From an optimization exercise on the open Yosys and OpenROAD flow, aimed at small area, a short achievable clock period and few clock cycles per item; shortcuts taken in it are not production practice. RTL that was checked went through simulation tests only; none was proved equivalent to the original. Some runs may be left out. An edit can pass the tests and still lose a function that they never use. For runs 3 and 4, only the layout was checked, not whether the RTL still works.

`design/flow/design.v`:
```
`timescale 1ns / 1ps
module matrix_mul (
    input wire clk,
    input wire rst_n,
    input wire [127:0] matrix_a,
    input wire [127:0] matrix_b,
    input wire start,
    output reg done,
    output reg [255:0] result
);
    localparam IDLE = 2'b00;
    localparam COMPUTE = 2'b01;
    localparam DONE = 2'b10;
    reg [1:0] state;
    reg [3:0] i, j, k;
    reg [15:0] temp_result;
    always @(posedge clk or negedge rst_n) begin
        if (!rst_n) begin
            state <= IDLE;
            done <= 1'b0;
            i <= 4'b0;
            j <= 4'b0;
            k <= 4'b0;
            temp_result <= 16'b0;
        end else begin
            case (state)
                IDLE: begin
                    if (start) begin
                        state <= COMPUTE;
                        i <= 4'b0;
                        j <= 4'b0;
                        k <= 4'b0;
                        temp_result <= 16'b0;
                    end
                end
                COMPUTE: begin
                    if (i < 4) begin
                        if (j < 4) begin
                            if (k < 4) begin
                                temp_result <= temp_result +
                                    matrix_a[(i*4 + k)*8 +: 8] * matrix_b[(k*4 + j)*8 +: 8];
                                k <= k + 1;
                            end else begin
                                result[(i*4 + j)*16 +: 16] <= temp_result;
                                temp_result <= 16'b0;
                                k <= 4'b0;
                                j <= j + 1;
                            end
                        end else begin
                            j <= 4'b0;
                            i <= i + 1;
                        end
                    end else begin
                        state <= DONE;
                        done <= 1'b1;
                    end
                end
                DONE: begin
                    if (!start) begin
                        state <= IDLE;
                        done <= 1'b0;
                    end
                end
            endcase
        end
    end
endmodule
```
`design/flow/config.mk`:
```
export PLATFORM = sky130hd
export DESIGN_NAME = matrix_mul
export DESIGN_NICKNAME = matrix_mul
export VERILOG_FILES = /design/flow/design.v
export SDC_FILE = /design/flow/constraint.sdc
export NUM_CORES = 4
export LEC_CHECK = 0
export CAP_MARGIN = 20
export CORE_MARGIN = 2
export CORE_UTILIZATION = 40
export SLEW_MARGIN = 20
```
`design/flow/constraint.sdc`:
```
create_clock -name core_clock -period 8.0 [get_ports {clk}]
set_input_delay 1.6000 -clock core_clock [delete_from_list [all_inputs] [get_ports {clk}]]
set_output_delay 1.6000 -clock core_clock [all_outputs]
set_load 0.01 [all_outputs]
```
`design/flow/run.sh`:
```
#!/bin/bash
# synth_recipe.tcl (not shown) runs the flow's synth.tcl, then flattens the netlist and writes it again
# the make line also repeats each setting of config.mk as NAME=value (left out here)
make -C /OpenROAD-flow-scripts/flow DESIGN_CONFIG=/design/flow/config.mk WORK_HOME=/design/flow/orfs CLKGATE_MAP_FILE= SYNTH_SCRIPT=/design/flow/synth_recipe.tcl finish
```
==> flow_summary.yaml, run 1 <==
global_routing:
  overflow: 0
  antenna_found_initial: 3
  grt_usage: 0.237
  grt_pass1_wl_mm: 82.2
  grt_pass1_vias: 12608
  grt_start_max_net_pins: 170
worst_setup_path:
  arrival_ns: 7.37
  start_kind: "input pin"
  path_cells: "clkdlybuf4s50_1, mux4_2, nor2b_1, a211oi_1, a211oi_1, nand2_1, fa_1, fa_1, fa_1, fa_1, inv_1, ha_1, a21o_1, a31oi_1, a22oi_1, a311oi_1, xnor2_1, a22o_1"
  timing.critical_path.mode_cell: "fa_1"
  cpPeakStageDelay_ns: 0.84
  crit_required_ns: 8.42
  path_class: "input pin to flop"
  end_kind: "flop"
  cp_top_family: "adder cells"
  worst-path-max-fanout: 8
  critPathSlowestCell: "a211oi_1"
  path_buf_inv: 2
  reg2reg_slack_ns: 1.42
sta:
  setup_viol: 0
  final_hold_viol_count: 0
  fin_setup_tns_ns: 0
  period_needed_ns: 6.95
  fin_crit_sh: 0.869
  worstMarginPinSlew_ns: 1.09
  skew_ns: 0.0155
  fmax_ghz: 0.144
  rsz0062_at_grt: "no"
  relSlewSlack: 0.273
  drv_slew: 0
layout:
  stdcell_count: 2312
  area_growth_syn_to_layout_pct: 38.0
  fill_cells: 3608
  multiInputGateArea_mm2: 0.00834
  num_antenna_cells: 0
  finalNetCount: 2064
  drive_gt1_frac: 0.230
logic_synthesis:
  synthAdderAreaFrac: 0.0957
  synth-xor-area-share: 0.0100
  synth_ff_type: "edfxtp_1"
  yosysTopAreaCell: "edfxtp_1"
  syn_nets: 1559
  synth_most_common_cell: "edfxtp_1"
  synth-simple-area-share: 0.0627
  synth_edf_count: 256
  synthMuxAreaShare: 0.256
  syn_area_mm2: 0.0176
  syn_inst: 1197
  ys_async_sr_fraction: 0.108
  ys_ff_latch: 287
  synth_top_family_by_area: "multiplexers"
  synth_top_area_frac: 0.436
  synth_area_leaders: "edfxtp_1, mux2_2, mux4_2, fa_1, dfrtp_1"
  yosys-top-cells-count: "edfxtp_1, mux2_2, inv_1"
  synth_cell_type_count: 73
  synth_compound_area_frac: 0.0485
  synth_area_per_cell_um2: 14.7
  yosysSeqAreaShare: 0.480
  synth_warnings: 1
clocking:
  cts.sinks: 287
  clk_pin_slew_worst_paths_ns: 0.06
  cts_resized: 0
  root_buffer: "clkbuf_16"
  insertion_delay_ns: 0.53
  cts_hold_repair.buffers: 0
  htree_num_levels: 2
  cts_setup_buffers: 0
  cts_tree: "yes"
  cts_buffers: 34
  clk_path_buf_depth: 3
detailed_routing:
  totalWireLength_mm: 55.1
  post_drt_wl_per_cell_um: 23.8
  routed_via_density: 5.26
  first_iter_violations: 851
  post-route-drc-count: 0
  postRouteAntennaNets: 0
  drtPass1Iterations: 4
  via_count: 12169
placed_design:
  dpl.cell_count: 2250
  io_buffers: 515
  placedInstanceArea_mm2: 0.0232
  hpwl_mm: 41.9
  routabilityCongestion: 0.879
job:
  maxCapViolations: 0
floorplan:
  ios: 516
  die_area_mm2: 0.0458
  fp-row-count: 76
status:
  status: "complete, no violations"
hold_path:
  hold_class: "flop to flop"
Testbench counts for the RTL of run 1, summed over its fixed seeds: cycles 22,520, items 256.
==> run 1: routing by layer <==
| metal | share of wire | up-vias | global-route usage | wire length (um) |
|---|---|---|---|---|
| met4 | 0.019 | 6 | 0.0548 | 1040 |
| li1 | - | 5506 | - | - |
| met5 | 0.00069 | - | 0 | 38 |
| met2 | 0.49 | 389 | 0.404 | 27100 |
| met1 | 0.43 | 6208 | 0.308 | 23900 |
| met3 | 0.055 | 60 | 0.0515 | 3020 |
==> run 1: registers in the layout, indices dropped and copies added (netlist names) <==
name         cells
k                4
temp_result     16
i                4
done             1
j                4
state            2
result         256
==> run 1: final timing paths <==
check | to | cells after the start | startpoint
worst max-delay path | temp_result[12] | 18 | matrix_a[13]
worst min-delay path | done | 2 | done
worst max register to register | temp_result[14] | 19 | j[2]
worst min register to register | done | 2 | done
max in group asynchronous | k[0] | 2 | rst_n
min in group asynchronous | done | 2 | rst_n
==> run 1: tightest hold or removal path, stage by stage (launching register included) <==
cell	delay, ns
dfrtp_1	0.35
o21ai_0	0.07
o21ai_0	0.08
==> run 1: stage by stage <==
step	hold WS [ns]	worst slack (ns)
detailed placement	0.515	0.542
CTS	0.551	1.10
global route	0.585	0.702
global placement	0.505	0.619
finish	0.546	1.05
floorplan	0.501	1.68
==> run 1: cell families (layout without fill, tap and decap cells) <==
kind of cell,count (synthesis),after routing
flops,287,287
xor+xnor,15,15
fa+ha+maj,103,103
simple gates,186,186
compound gates,115,115
buf+inv,163,693
mux,328,328
==> run 1: cells in the final DEF, fill, tap and decap left out, types with 5 or more instances in the layout <==
cell,Yosys,routed
clkdlybuf4s50_1,0,515
ha_1,50,50
clkbuf_1,29,8
edfxtp_1,256,256
nand2_1,71,71
xor2_1,5,5
a22o_1,16,16
xnor2_1,7,7
nor2b_1,18,18
mux2i_1,16,16
fa_1,53,53
nand3_1,8,8
a31oi_1,5,5
mux2_4,30,30
clkinv_2,0,6
and2_1,31,31
inv_1,94,94
mux2_2,195,195
clkbuf_16,0,35
buf_4,5,20
mux4_2,64,64
o21ai_0,23,23
a211oi_1,30,29
nor2_4,7,7
nor2_1,18,18
mux2_1,23,23
dfrtp_1,31,29
a21oi_1,14,14
==> run 1: layout make-up <==
| class | instances | area share |
|---|---|---|
| sequential | 287 | 0.348 |
| multi-input combinational | 747 | 0.343 |
| timing repair buffer | 537 | 0.219 |
| clock buffer | 47 | 0.0395 |
| tap | 585 | 0.0301 |
| inverter | 95 | 0.0149 |
| clock inverter | 14 | 0.00571 |
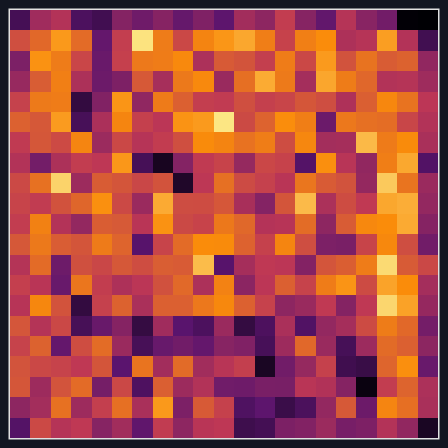
*Cell area per tile, run 1*
21 x 21 tiles, from black (low) to pale yellow (high), 0 to 100% covered.
mean over tiles: 52%
nearly empty tiles: 0.50%
tiles over 75% full: 8.6%
Layout Utilization: 0.562
CORE AREA: 0.0433 mm2
Starting Density: 0.408

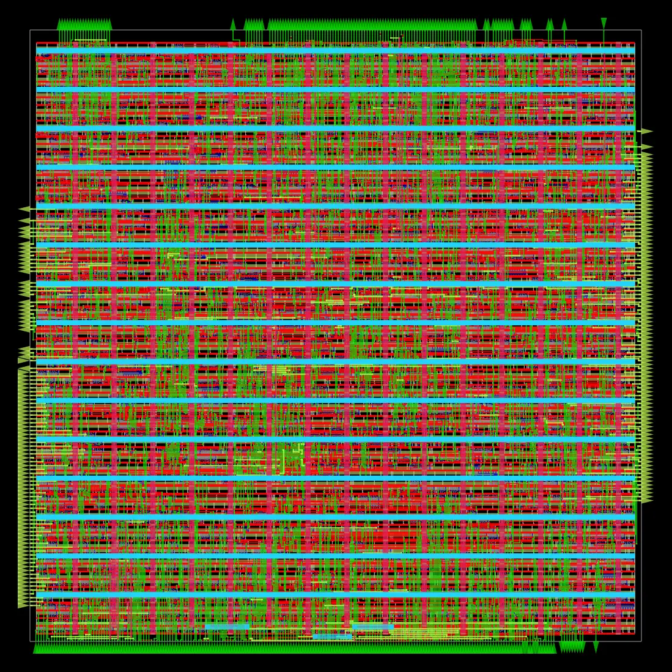
*The whole layout, all layers, run 1*
Die W: 214 um
fin area: 0.0243 mm2

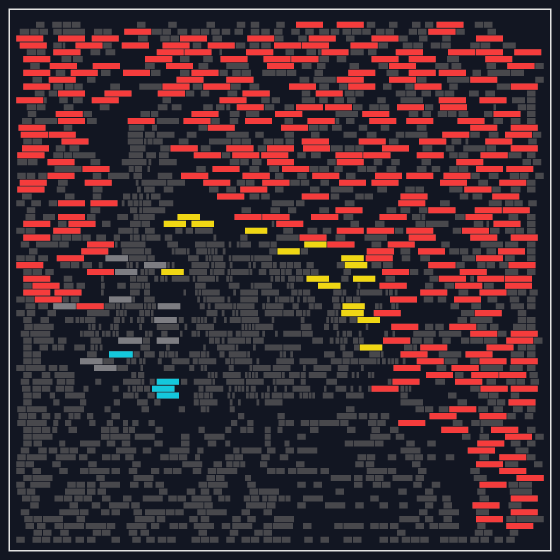
*Where the registers sit, run 1*
legend:
  yellow:
    netlist_name: temp_result
    sequential_cells: 16
  cyan:
    netlist_name: k
    sequential_cells: 4
  red:
    netlist_name: result
    sequential_cells: 256
fraction of area in registers: 0.348
Reg area: 0.00847 mm2

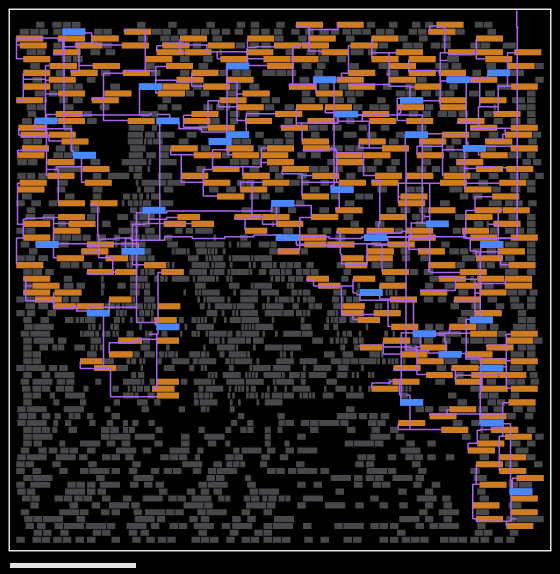
*Routed clock nets over the placement, run 1*
Scale bar: 50 um.
legend:
  orange:
    item: flip-flops
    count: 287
  purple:
    item: clock wires
    length: 4,030 um
  blue:
    item: clock-net drivers
    count: 34
routed clock nets: 35

## Run 2: what changed since run 1
==> design/flow/design.v (replaced) <==
`timescale 1ns / 1ps
module matrix_mul (
    input wire clk,
    input wire rst_n,
    input wire [127:0] matrix_a,
    input wire [127:0] matrix_b,
    input wire start,
    output reg done,
    output reg [255:0] result
);
    reg       busy;    
    reg [1:0] k;       
    reg [31:0] a_col;
    reg [31:0] b_row;
    integer r, c;
    always @(*) begin
        for (r = 0; r < 4; r = r + 1)
            a_col[r*8 +: 8] = done ? 8'd0 : matrix_a[(r*4 + k)*8 +: 8];
        for (c = 0; c < 4; c = c + 1)
            b_row[c*8 +: 8] = matrix_b[(k*4 + c)*8 +: 8];
    end
    genvar gr, gc;
    generate
        for (gr = 0; gr < 4; gr = gr + 1) begin : row
            for (gc = 0; gc < 4; gc = gc + 1) begin : col
                wire [15:0] acc = result[(gr*4 + gc)*16 +: 16] & {16{busy | done}};
                always @(posedge clk)
                    result[(gr*4 + gc)*16 +: 16] <=
                        acc + a_col[gr*8 +: 8] * b_row[gc*8 +: 8];
            end
        end
    endgenerate
    always @(posedge clk or negedge rst_n) begin
        if (!rst_n) begin
            busy <= 1'b0;
            k <= 2'd0;
            done <= 1'b0;
        end else if (done) begin
            if (!start)
                done <= 1'b0;
        end else if (busy) begin
            k <= k + 2'd1;
            if (k == 2'd3) begin
                busy <= 1'b0;
                done <= 1'b1;
            end
        end else if (start) begin
            busy <= 1'b1;
            k <= 2'd1;
        end
    end
endmodule
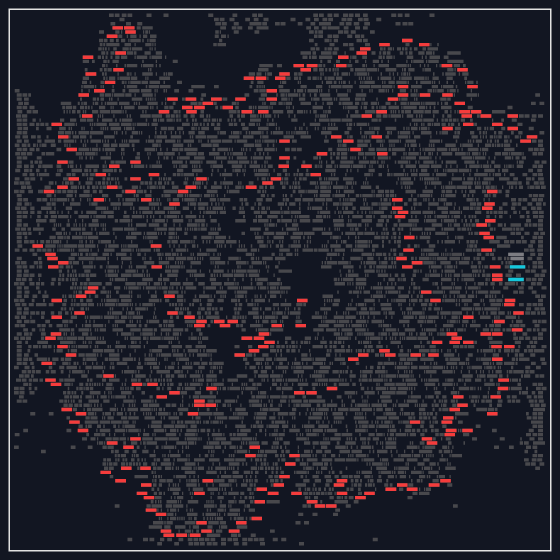
*Where the registers sit, run 2*
legend:
  red:
    netlist_name: result
    sequential_cells: 256
    where: widely spread
  cyan:
    netlist_name: k
    sequential_cells: 2
Layout Utilization: 0.476
Reg area: 0.00524 mm2

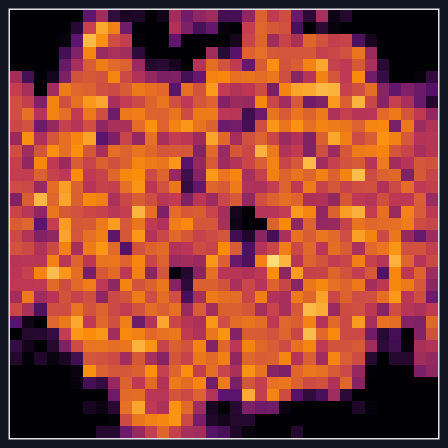
*Cell area per tile, run 2*
35 x 35 tiles, from black (low) to pale yellow (high), 0 to 100% covered.
nearly empty tiles: 15%
mean over tiles: 45%
tiles over 75% full: 6.3%
fullest tile: 93%

==> run 2 against run 1 <==
Highest routed layer is now met4. Hold slack improved by 0.029 ns. Clock skew rose by 0.0035 ns. Still clean on timing, DRC and antenna. Register-to-register slack got worse by 0.08 ns. Cell count rose to 3.4 times the previous value. Design area rose by 130%. Largest cell class is now multi-input gates. Sequential share of layout area fell by 26 points.
==> flow_summary.yaml, run 2 <==
placed_design:
  hpwl_mm: 132
  routabilityCongestion: 0.915
  io_buffers: 515
logic_synthesis:
  synth_most_common_cell: "inv_1"
  synthAdderAreaFrac: 0.480
  synth_cell_type_count: 67
  synth-xor-area-share: 0.0343
  ys_ff_latch: 260
  synth_ff_type: "dfxtp_1"
  yosysSeqAreaShare: 0.109
  synth_area_leaders: "fa_1, ha_1, inv_1, dfxtp_1, nand2_1"
  ys_async_sr_fraction: 0.0154
  yosysTopAreaCell: "fa_1"
  synth_edf_count: 0
  yosys-top-cells-count: "inv_1, fa_1, nand2_1"
  syn_nets: 7325
  synth_top_family_by_area: "adder cells"
  syn_inst: 5705
  synthMuxAreaShare: 0.0221
  synth_top_area_frac: 0.334
  synth_compound_area_frac: 0.0796
  synth_area_per_cell_um2: 8.41
  synth_warnings: 1
  syn_area_mm2: 0.0480
  synth-simple-area-share: 0.141
worst_setup_path:
  path_class: "input pin to flop"
  start_kind: "input pin"
  cp_top_family: "adder cells"
  path_buf_inv: 3
  arrival_ns: 7.43
  end_kind: "flop"
  critPathSlowestCell: "a211oi_1"
  cpPeakStageDelay_ns: 0.81
  path_cells: "clkdlybuf4s50_1, nor2b_1, a211oi_1, a21oi_1, nand2_1, nor2_1, fa_1, fa_1, fa_1, inv_1, fa_1, inv_1, ha_1, a21o_1, a21oi_1, o21ai_1, or4_1, a31o_2, xnor2_1"
  timing.critical_path.mode_cell: "fa_1"
  crit_required_ns: 8.49
  worst-path-max-fanout: 9
detailed_routing:
  first_iter_violations: 2742
  totalWireLength_mm: 163
  post_drt_wl_per_cell_um: 20.8
  met2_length_mm: 74.2
  post-route-drc-count: 0
  highest_layer: "met4"
  wl_met1_mm: 67.4
  routed_via_density: 5.06
  drtPass1Iterations: 5
  wl_met3_mm: 14.6
  via_count: 39723
  postRouteAntennaNets: 0
global_routing:
  overflow: 0
  grt_start_max_net_pins: 55
  grt_pass1_wl_mm: 248
  grt_usage: 0.270
  antenna_found_initial: 2
  grt_pass1_vias: 41070
hold_path:
  hold_class: "flop to flop"
clocking:
  cts_resized: 0
  cts.sinks: 260
  clk_path_buf_depth: 3
  htree_num_levels: 2
  cts_setup_buffers: 0
  clk_pin_slew_worst_paths_ns: 0.06
  insertion_delay_ns: 0.62
  cts_buffers: 39
  cts_hold_repair.buffers: 0
  root_buffer: "clkbuf_16"
  cts_tree: "yes"
sta:
  final_hold_viol_count: 0
  fin_setup_tns_ns: 0
  fin_crit_sh: 0.867
  drv_slew: 0
  skew_ns: 0.0190
  fmax_ghz: 0.144
  period_needed_ns: 6.93
  worstMarginPinSlew_ns: 1.05
  relSlewSlack: 0.278
  setup_viol: 0
  rsz0062_at_grt: "no"
layout:
  fill_cells: 11716
  final_cell_mix: "inv_1, fa_1, nand2_1, nor2_1, ha_1"
  reg.largest.list: "result: 256 flops, k: 2 flops"
  drive_gt1_frac: 0.0565
  final_common_cell: "inv_1"
  regMostFlops: "result"
  finalNetCount: 7824
  area_growth_syn_to_layout_pct: 18.7
  largest_register_ff_count: 256
  multiInputGateArea_mm2: 0.0366
floorplan:
  die_y_um: 350
  fp-row-count: 127
  placeableCoreArea_mm2: 0.119
  ios: 516
  fp.dieW_um: 350
  die_area_mm2: 0.123
  start_util: 0.401
job:
  maxCapViolations: 0
status:
  status: "complete, no violations"
Testbench counts for the RTL of run 2, summed over its fixed seeds: cycles 1,528, items 256.
## run 2: logic make-up (layout without fill, tap and decap cells)
family	after synthesis	count (layout)
other	0	1
buffers and inverters	1620	2148
adders and majority gates	1361	1361
xor gates and xnor gates	188	188
muxes	93	93
DFF	260	260
and+or+nand+nor	1610	1610
AOI/OAI and AO/OA	573	573
## run 2: final cells by class
class                      count  share of cell area
inverter                    1383              0.0912
clock buffer                  54              0.0190
antenna                        1           0.0000440
clock inverter                16             0.00352
timing repair buffer         695               0.115
tap                         1612              0.0354
sequential                   260              0.0920
multi-input combinational   3825               0.643
## run 2: per-layer routing
metal | global-route usage | vias to the layer above
met4 | 0.101 | 0
met2 | 0.439 | 1535
met3 | 0.0582 | 290
li1 | - | 18161
met1 | 0.352 | 19737
met5 | 0 | -
## run 2: through the flow
stage / hold WS [ns] / std cells / util / area, um2 / setup WS, ns
final: 0.575 / 7846 / 0.476 / 56900 / 1.07
after global routing: 0.589 / 7845 / 0.476 / 56900 / 0.894
after CTS: 0.579 / 7845 / 0.476 / 56900 / 1.11
after detailed placement: 0.567 / 7775 / 0.466 / 55600 / 0.440
after global placement: 0.557 / 7775 / 0.466 / 55600 / 0.453
after floorplan: 0.513 / 5705 / - / 48000 / 1.74
## run 2: path summary, 6_finish.rpt
check                             startpoint          end  slack [ns]  cells past startpoint
worst max register to register          k[0]  result[126]        1.34                     19
min in group asynchronous              rst_n         k[0]        1.19                      1
max in group asynchronous              rst_n         done        6.63                      1
worst min-delay path              result[80]   result[80]        0.57                      2
worst max-delay path            matrix_a[36]  result[111]        1.07                     19
worst min register to register    result[80]   result[80]        0.57                      2
## run 2: worst register-to-register path, delay by kind of cell, from the launching register on
family,cells,cell delay (ns)
AOI/OAI and AO/OA,5,1.82
xor gates and xnor gates,1,0.14
adders and majority gates,5,2.38
buffers and inverters,6,1.19
DFF,1,0.84
and+or+nand+nor,2,0.19
--- run 3: outline of the changes from run 2 ---
design/flow/design.v: 52 -> 1915 lines; modules unchanged: 0
  matrix_mul: edited, 51 -> 1914 lines
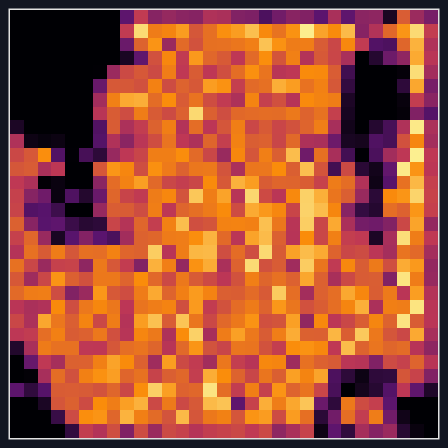
*Cell area per tile, run 3*
31 x 31 tiles, from black (low) to pale yellow (high), 0 to 100% covered.
Starting Density: 0.404
CORE AREA: 0.0935 mm2
Layout Utilization: 0.542

==> run 3 against run 2 <==
Clock-buffer cell count decreased by 26. Critical path type unchanged. Via count shrank 31%. Global-route usage shrank 0.98 points.
==> flow_summary.yaml, run 3 <==
clocking:
  insertion_delay_ns: 0.60
  cts_tree: "yes"
  root_buffer: "clkbuf_16"
  cts.sinks: 260
  clk_pin_slew_worst_paths_ns: 0.06
  cts_buffers: 27
  htree_num_levels: 1
  clk_path_buf_depth: 3
worst_setup_path:
  reg2reg_slack_ns: 0.38
  critPathSlowestCell: "fa_2"
  cpPeakStageDelay_ns: 0.57
  worst-path-max-fanout: 5
  path_buf_inv: 7
  end_kind: "flop"
  crit_required_ns: 8.31
  start_kind: "input pin"
  path_class: "input pin to flop"
  arrival_ns: 8.23
  cp_top_family: "adder cells"
  timing.critical_path.mode_cell: "fa_2"
layout:
  regArea_mm2: 0.00780
  fill_cells: 8208
  largest_register_ff_count: 256
  drive_gt1_frac: 0.194
  area_growth_syn_to_layout_pct: 34.2
  multiInputGateArea_mm2: 0.0271
  regMostFlops: "result"
  reg.largest.list: "result: 256 flops, st: 4 flops"
  final_cell_mix: "inv_1, fa_1, and2_1, clkdlybuf4s50_1, buf_4"
  final_common_cell: "inv_1"
  finalNetCount: 5645
logic_synthesis:
  syn_nets: 4703
  synth_most_common_cell: "fa_1"
  synth_ff_type: "edfxtp_1"
  synth_area_leaders: "fa_1, edfxtp_1, and2_1, inv_1, nand2_1"
  yosysSeqAreaShare: 0.206
  synth_cell_type_count: 41
  yosysTopAreaCell: "fa_1"
  syn_area_mm2: 0.0378
  ys_async_sr_fraction: 0.0154
  synth_edf_count: 256
  synth_top_area_frac: 0.486
  syn_inst: 3500
  synth_warnings: 1
  yosys-top-cells-count: "fa_1, inv_1, and2_1"
  synth_area_per_cell_um2: 10.8
  ys_ff_latch: 260
detailed_routing:
  via_count: 27456
  totalWireLength_mm: 124
  drtPass1Iterations: 5
  post_drt_wl_per_cell_um: 21.6
  first_iter_violations: 1867
  post-route-drc-count: 0
  routed_via_density: 4.79
  postRouteAntennaNets: 0
sta:
  relSlewSlack: 0.580
  rsz0062_at_grt: "yes"
  period_needed_ns: 7.92
  final_hold_viol_count: 0
  skew_ns: 0.0426
  drv_slew: 0
  setup_viol: 0
  fmax_ghz: 0.126
  worstMarginPinSlew_ns: 0.630
  whs_ns: 0.807
  finalWorstSetupSlack_ns: 0.0803
  fin_crit_sh: 0.990
status:
  status: "complete, no violations"
global_routing:
  grtUsageMet1: 0.363
  grt_pass1_vias: 30322
  grt_use_met3: 0.0504
  overflow: 0
  grt_start_max_net_pins: 38
  grt_pass1_wl_mm: 186
  grt_usage: 0.260
  antenna_found_initial: 17
  grt_use_met2: 0.408
  grt.busiest_layer: "met2"
placed_design:
  hpwl_mm: 105
  place_ws_ns: -1.42
  io_buffers: 515
  routabilityCongestion: 0.909
hold_path:
  hold_class: "flop to flop"
floorplan:
  die_y_um: 311
  fp-row-count: 112
  ios: 516
  die_area_mm2: 0.0969
  fp.dieW_um: 311
job:
  maxCapViolations: 0
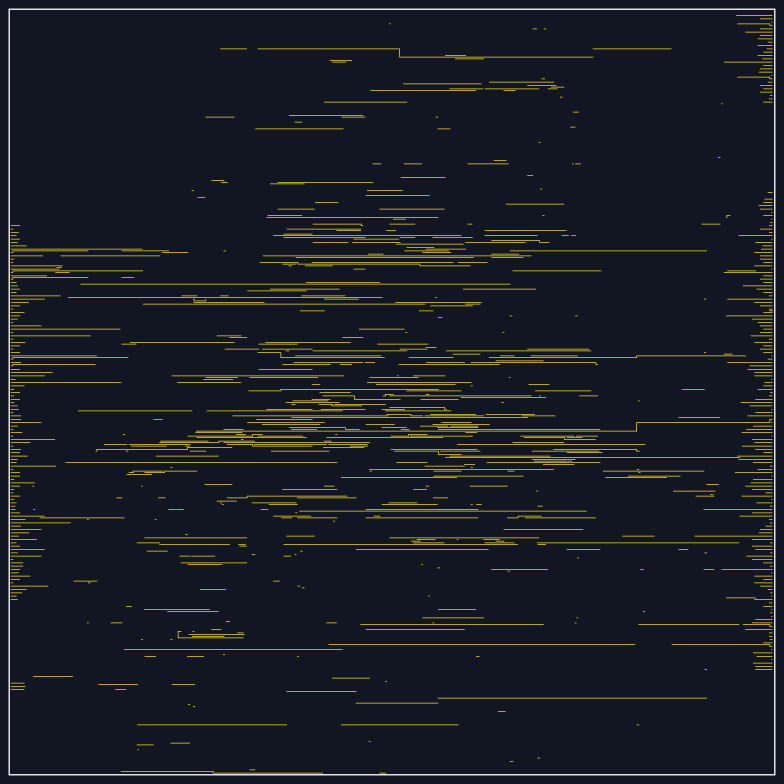
*Met3 routing, run 3*
share of all routed wire: 8.8%
main direction: horizontal
longest straight run: 179 um
nets with wire on the layer: 573

-- run 3: cell types whose count changed after synthesis, moves of 131 or more --
| cell | before | now |
|---|---|---|
| nand2_1 | 700 | 352 |
| a21oi_1 | 158 | 9 |
| dfxtp_1 | 256 | 0 |
| edfxtp_1 | 0 | 256 |
| nor2_1 | 613 | 14 |
| buf_2 | 131 | 0 |
| inv_1 | 1382 | 882 |
| and2_1 | 132 | 726 |
| ha_1 | 561 | 28 |
-- run 3: cell type report --
| class | instances | share of cell area |
|---|---|---|
| inverter | 882 | 0.0653 |
| timing repair buffer | 1025 | 0.197 |
| clock buffer | 28 | 0.0134 |
| antenna | 10 | 0.000494 |
| multi-input combinational | 2246 | 0.535 |
| tap | 1254 | 0.0309 |
| sequential | 260 | 0.154 |
| clock inverter | 21 | 0.00417 |
-- run 3: final timing paths --
check                                  start     endpoint  cells after the start
worst max-delay path            matrix_a[32]  result[174]                     26
worst min-delay path                   st[0]   result[15]                      0
worst max register to register         st[1]  result[127]                     27
worst min register to register         st[0]   result[15]                      0
max in group asynchronous              rst_n        st[0]                      1
min in group asynchronous              rst_n        st[2]                      1
-- run 3: logic make-up (layout without fill, tap and decap cells) --
| family | Yosys count | count (layout) | synth area share |
|---|---|---|---|
| AO/OA/AOI/OAI | 102 | 102 | 0.0203 |
| other | 0 | 10 | 0 |
| AND/OR/NAND/NOR | 1124 | 1124 | 0.162 |
| adder cells (fa/ha/maj) | 944 | 944 | 0.495 |
| XOR/XNOR | 76 | 76 | 0.0176 |
| flip-flops | 260 | 260 | 0.206 |
| buffers and inverters | 994 | 1956 | 0.0988 |
-- run 3: per-layer routing --
metal / share of wire / vias to the layer above
li1: - / 11997
met1: 0.42 / 14152
met2: 0.46 / 1105
met3: 0.088 / 188
met4: 0.036 / 14
met5: 0.00068 / -
-- run 3: timing repair --
| item | CTS | global route |
|---|---|---|
| pin swaps | 102 | 166 |
| setup endpoints to repair | 96 | 80 |
| gates resized for setup | 188 | 275 |
| setup buffers | 47 | 31 |
| hold buffers | 0 | 0 |
| gates cloned | 3 | 5 |
-- run 3: metrics by stage --
step | std cells | setup TNS [ns] | util | instance area, um2
global placement | 5588 | -99.91 | 0.512 | 47800
CTS | 5685 | 0 | 0.531 | 49600
detailed placement | 5588 | -103.76 | 0.512 | 47800
global route | 5724 | -0.261 | 0.542 | 50700
floorplan | 3500 | 0 | - | 37800
finish | 5726 | 0 | 0.542 | 50700
--- run 4: outline of the changes from run 3 ---
design/flow/design.v: 1915 -> 1938 lines; modules unchanged: 0
  matrix_mul: edited, 1914 -> 1937 lines
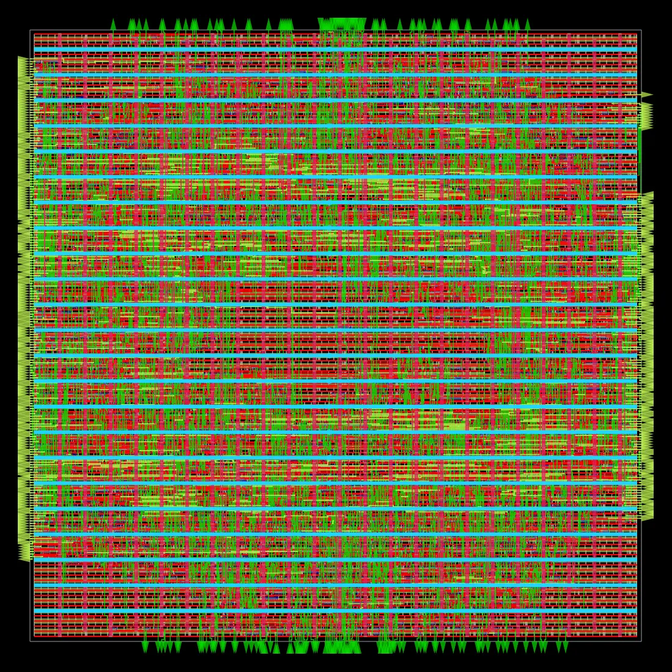
*The whole layout, all layers, run 4*
IO Count: 516
die area: 0.106 mm2
die height: 326 um
fin area: 0.0504 mm2
Die W: 326 um

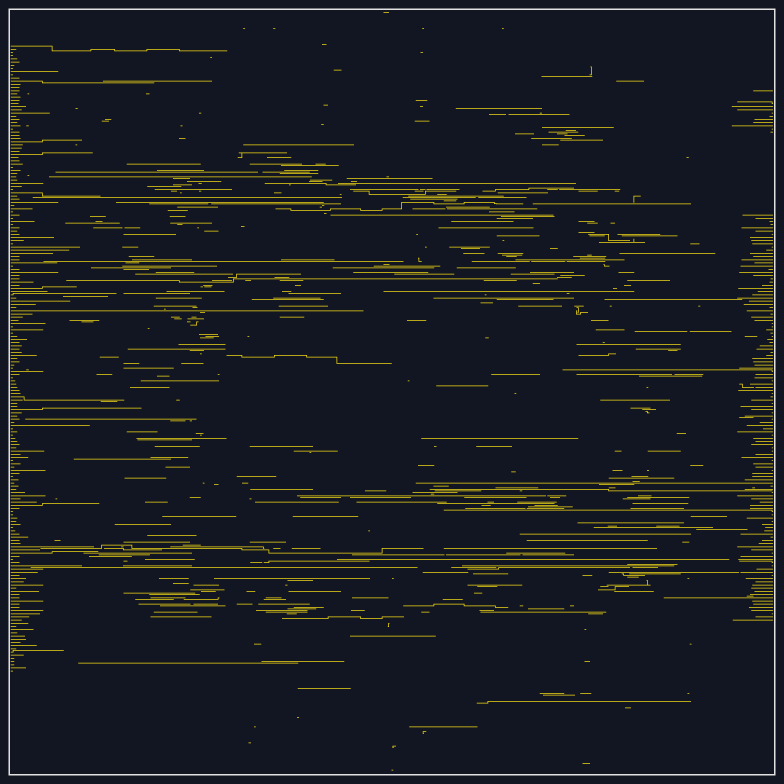
*Met3 routing, run 4*
longest straight run: 167 um
wire length on this layer: 11,900 um
share of all routed wire: 8.6%
main direction: horizontal
nets with wire on the layer: 569

==> run 4 against run 3 <==
Still clean on timing, DRC and antenna. Hold slack got worse by 0.21 ns. Fmax up 10%. Worst setup slack gained 0.72 ns. Routed wire length up 12%. Non-clock buffer count is 321 lower. Sequential cell count did not move. Clock skew decreased by 0.030 ns.
==> flow_summary.yaml, run 4 <==
status:
  status: "complete, no violations"
global_routing:
  grt_pass1_wl_mm: 212
  grt_usage: 0.265
  grt_pass1_vias: 35297
  antenna_found_initial: 4
  grt_start_max_net_pins: 64
  overflow: 0
clocking:
  cts_hold_repair.buffers: 0
  clk_pin_slew_worst_paths_ns: 0.06
  cts_buffers: 39
  root_buffer: "clkbuf_16"
  cts_resized: 0
  cts.sinks: 260
  insertion_delay_ns: 0.59
  htree_num_levels: 2
  clk_path_buf_depth: 3
  cts_setup_buffers: 0
  cts_tree: "yes"
sta:
  drv_slew: 0
  setup_viol: 0
  relSlewSlack: 0.413
  fin_setup_tns_ns: 0
  worstMarginPinSlew_ns: 0.881
  period_needed_ns: 7.20
  final_hold_viol_count: 0
  rsz0062_at_grt: "no"
  fin_crit_sh: 0.900
  fmax_ghz: 0.139
  skew_ns: 0.0126
logic_synthesis:
  synth_ff_type: "dfxtp_1"
  syn_nets: 5900
  synth_edf_count: 0
  syn_inst: 4617
  yosys-top-cells-count: "fa_1, inv_1, nor2_1"
  yosysTopAreaCell: "fa_1"
  synth_area_leaders: "fa_1, dfxtp_1, inv_1, nor2_1, ha_1"
  synth_cell_type_count: 66
  ys_async_sr_fraction: 0.0154
  yosysSeqAreaShare: 0.126
  synth_top_area_frac: 0.433
  syn_area_mm2: 0.0414
  synth_area_per_cell_um2: 8.97
  synth_warnings: 3
  ys_ff_latch: 260
  synth_most_common_cell: "fa_1"
worst_setup_path:
  arrival_ns: 7.66
  timing.critical_path.mode_cell: "fa_1"
  cpPeakStageDelay_ns: 0.54
  path_class: "input pin to flop"
  worst-path-max-fanout: 18
  critPathSlowestCell: "fa_1"
  crit_required_ns: 8.45
  path_cells: "clkdlybuf4s50_1, a22oi_1, and2_1, buf_4, nor2_1, fa_1, fa_1, fa_1, fa_1, inv_1, fa_1, inv_1, fa_1, fa_1, inv_1, fa_1, nor2b_1, and3_1, a41oi_1, nor2_1, a211oi_1"
  start_kind: "input pin"
  end_kind: "flop"
placed_design:
  hpwl_mm: 114
  dpl.cell_count: 6456
  routabilityCongestion: 0.894
  io_buffers: 515
layout:
  final_cell_mix: "fa_1, inv_1, nor2_1, clkdlybuf4s50_1, nand2_1"
  drive_gt1_frac: 0.0704
  area_growth_syn_to_layout_pct: 21.8
  largest_register_ff_count: 256
  final_common_cell: "fa_1"
  reg.largest.list: "result: 256 flops, st: 4 flops"
  fill_cells: 10010
  stdcell_count: 6524
  finalNetCount: 6400
  num_antenna_cells: 0
  post-route-util: 0.489
  regMostFlops: "result"
detailed_routing:
  postRouteAntennaNets: 0
  first_iter_violations: 1988
  routed_via_density: 5.02
  drtPass1Iterations: 5
  post-route-drc-count: 0
  via_count: 32758
  post_drt_wl_per_cell_um: 21.2
  totalWireLength_mm: 138
floorplan:
  start_util: 0.402
  placeableCoreArea_mm2: 0.103
  fp-row-count: 118
hold_path:
  hold_class: "flop to flop"
job:
  maxCapViolations: 0
[run 4: layout make-up]
cell class                      instances  area, um2  area share
Clock buffer                           60       1200      0.0237
Clock inverter                          8       73.8     0.00146
Multi-Input combinational cell       3246      32000       0.634
Tap cell                             1380       1730      0.0342
Sequential cell                       260       5240       0.104
Timing Repair Buffer                  704       6960       0.138
Inverter                              866       3250      0.0644
[run 4: worst paths after layout]
check	start	endpoint	slack [ns]	cells after the start
max	matrix_b[40]	result[159]	0.80	21
min in group asynchronous	rst_n	st[2]	1.40	1
max reg2reg	st[2]	result[124]	1.12	21
min	result[192]	result[192]	0.60	2
min reg2reg	result[192]	result[192]	0.60	2
max in group asynchronous	rst_n	st[1]	6.15	1
[run 4: critical path, delay by kind of cell]
family,cells,cell delay (ns)
buffers and inverters,5,0.97
adders and majority gates,8,3.32
AOI/OAI and AO/OA,3,0.58
and+or+nand+nor,5,1.17
[run 4: layer usage]
| layer | vias to the layer above | track usage | wire length, um |
|---|---|---|---|
| met1 | 16632 | 0.333 | 55500 |
| met4 | 0 | 0.0723 | 4190 |
| met5 | - | 0 | 0 |
| li1 | 14734 | - | - |
| met3 | 184 | 0.0648 | 11900 |
| met2 | 1208 | 0.453 | 66900 |
[run 4: per-stage QoR]
| step | hold slack (ns) | setup slack [ns] | instance area, um2 |
|---|---|---|---|
| 6_report | 0.597 | 0.797 | 50400 |
| 3_3_place_gp | 0.582 | 0.241 | 49200 |
| 2_1_floorplan | 0.375 | 1.01 | 41400 |
| 3_5_place_dp | 0.583 | 0.140 | 49200 |
| 5_1_grt | 0.634 | 0.422 | 50400 |
| 4_1_cts | 0.601 | 0.776 | 50400 |
[run 4: logic make-up (layout without fill, tap and decap cells)]
family                     count (synthesis)  after routing  share of synthesized area
DFF                                      260            260                      0.126
and+or+nand+nor                         1670           1670                      0.187
buffers and inverters                   1111           1638                      0.108
adders and majority gates               1024           1024                      0.472
muxes                                      1              1                   0.000242
AOI/OAI and AO/OA                        321            321                     0.0582
xor gates and xnor gates                 230            230                     0.0490

==> notes/layouts.md <==
Pictures saved along the way, in no particular order.

Routed clock nets over the placement.
Scale bar: 100 um.
image #1
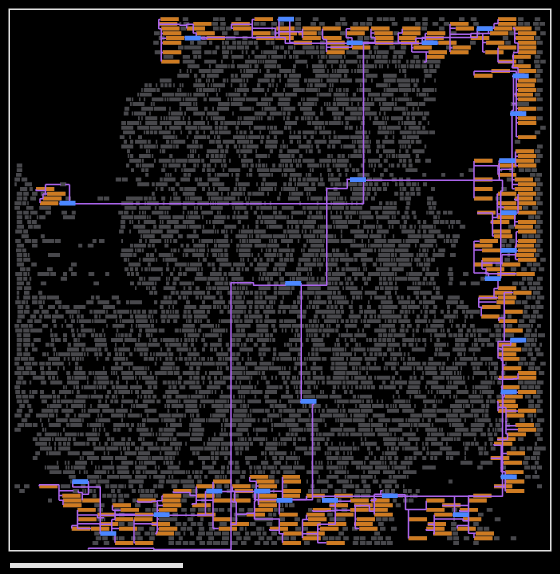
image #2
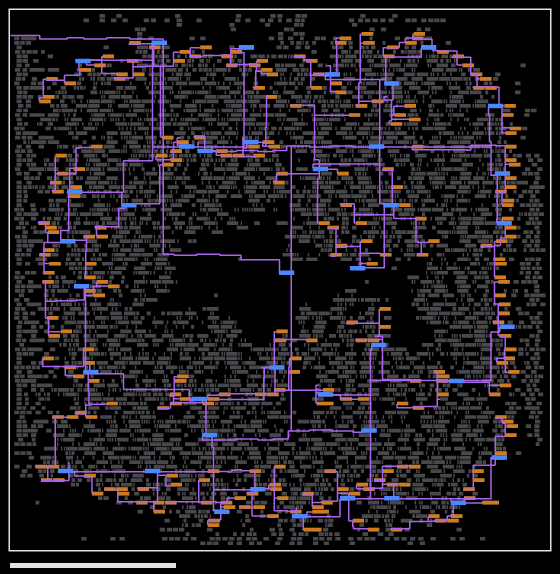
image #3
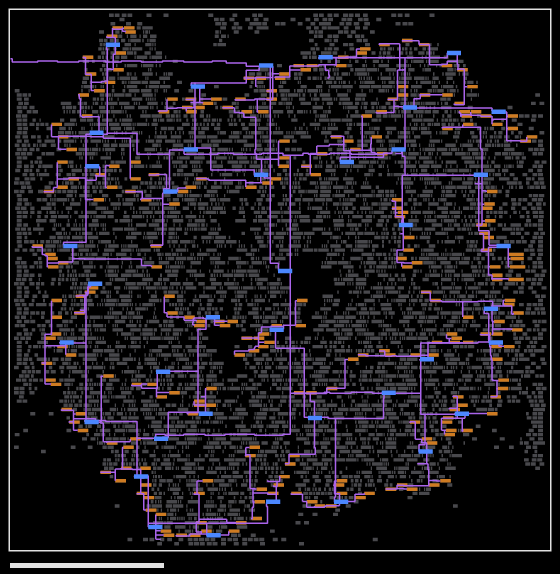
- run 3 = image #1
- run 2 = image #3
- run 4 = image #2
- largest die: image #3

==> port drivers added, routing unchanged <==
The results above use ideal ports. As a check the final layouts listed here were re-extracted and re-timed, cells and wires unchanged. Step 1 (the two cells are an assumption about what drives the block):
set clk [get_ports {clk}]
set_driving_cell -lib_cell sky130_fd_sc_hd__clkbuf_16 $clk
set_driving_cell -lib_cell sky130_fd_sc_hd__buf_2 [delete_from_list [all_inputs] $clk]
Step 2 times the ports against the registers' clock, not the clock port: input delays grow and output delays shrink by t, the midpoint of the rising clock arrivals with the driver on. a / b / c = ideal / step 1 / step 2; a / b = the first two.
| run | t (ns) | slack for setup (ns) | worst register clock-pin slew, ns |
|---|---|---|---|
| run 1 | 0.583 | 1.050 / 1.070 / 0.487 | 0.06 / 0.06 |
| run 2 | 0.684 | 1.065 / 1.115 / 0.431 | 0.07 / 0.07 |
| run 3 | 0.647 | 0.080 / 0.117 / -0.529 | 0.06 / 0.06 |
| run 4 | 0.650 | 0.797 / 0.844 / 0.194 | 0.06 / 0.06 |
Met with ideal ports but missed after step 2: setup timing in run 3. The setup slack of run 2, which loses most, moves by +0.050 ns with the drivers and by -0.634 ns with both steps.
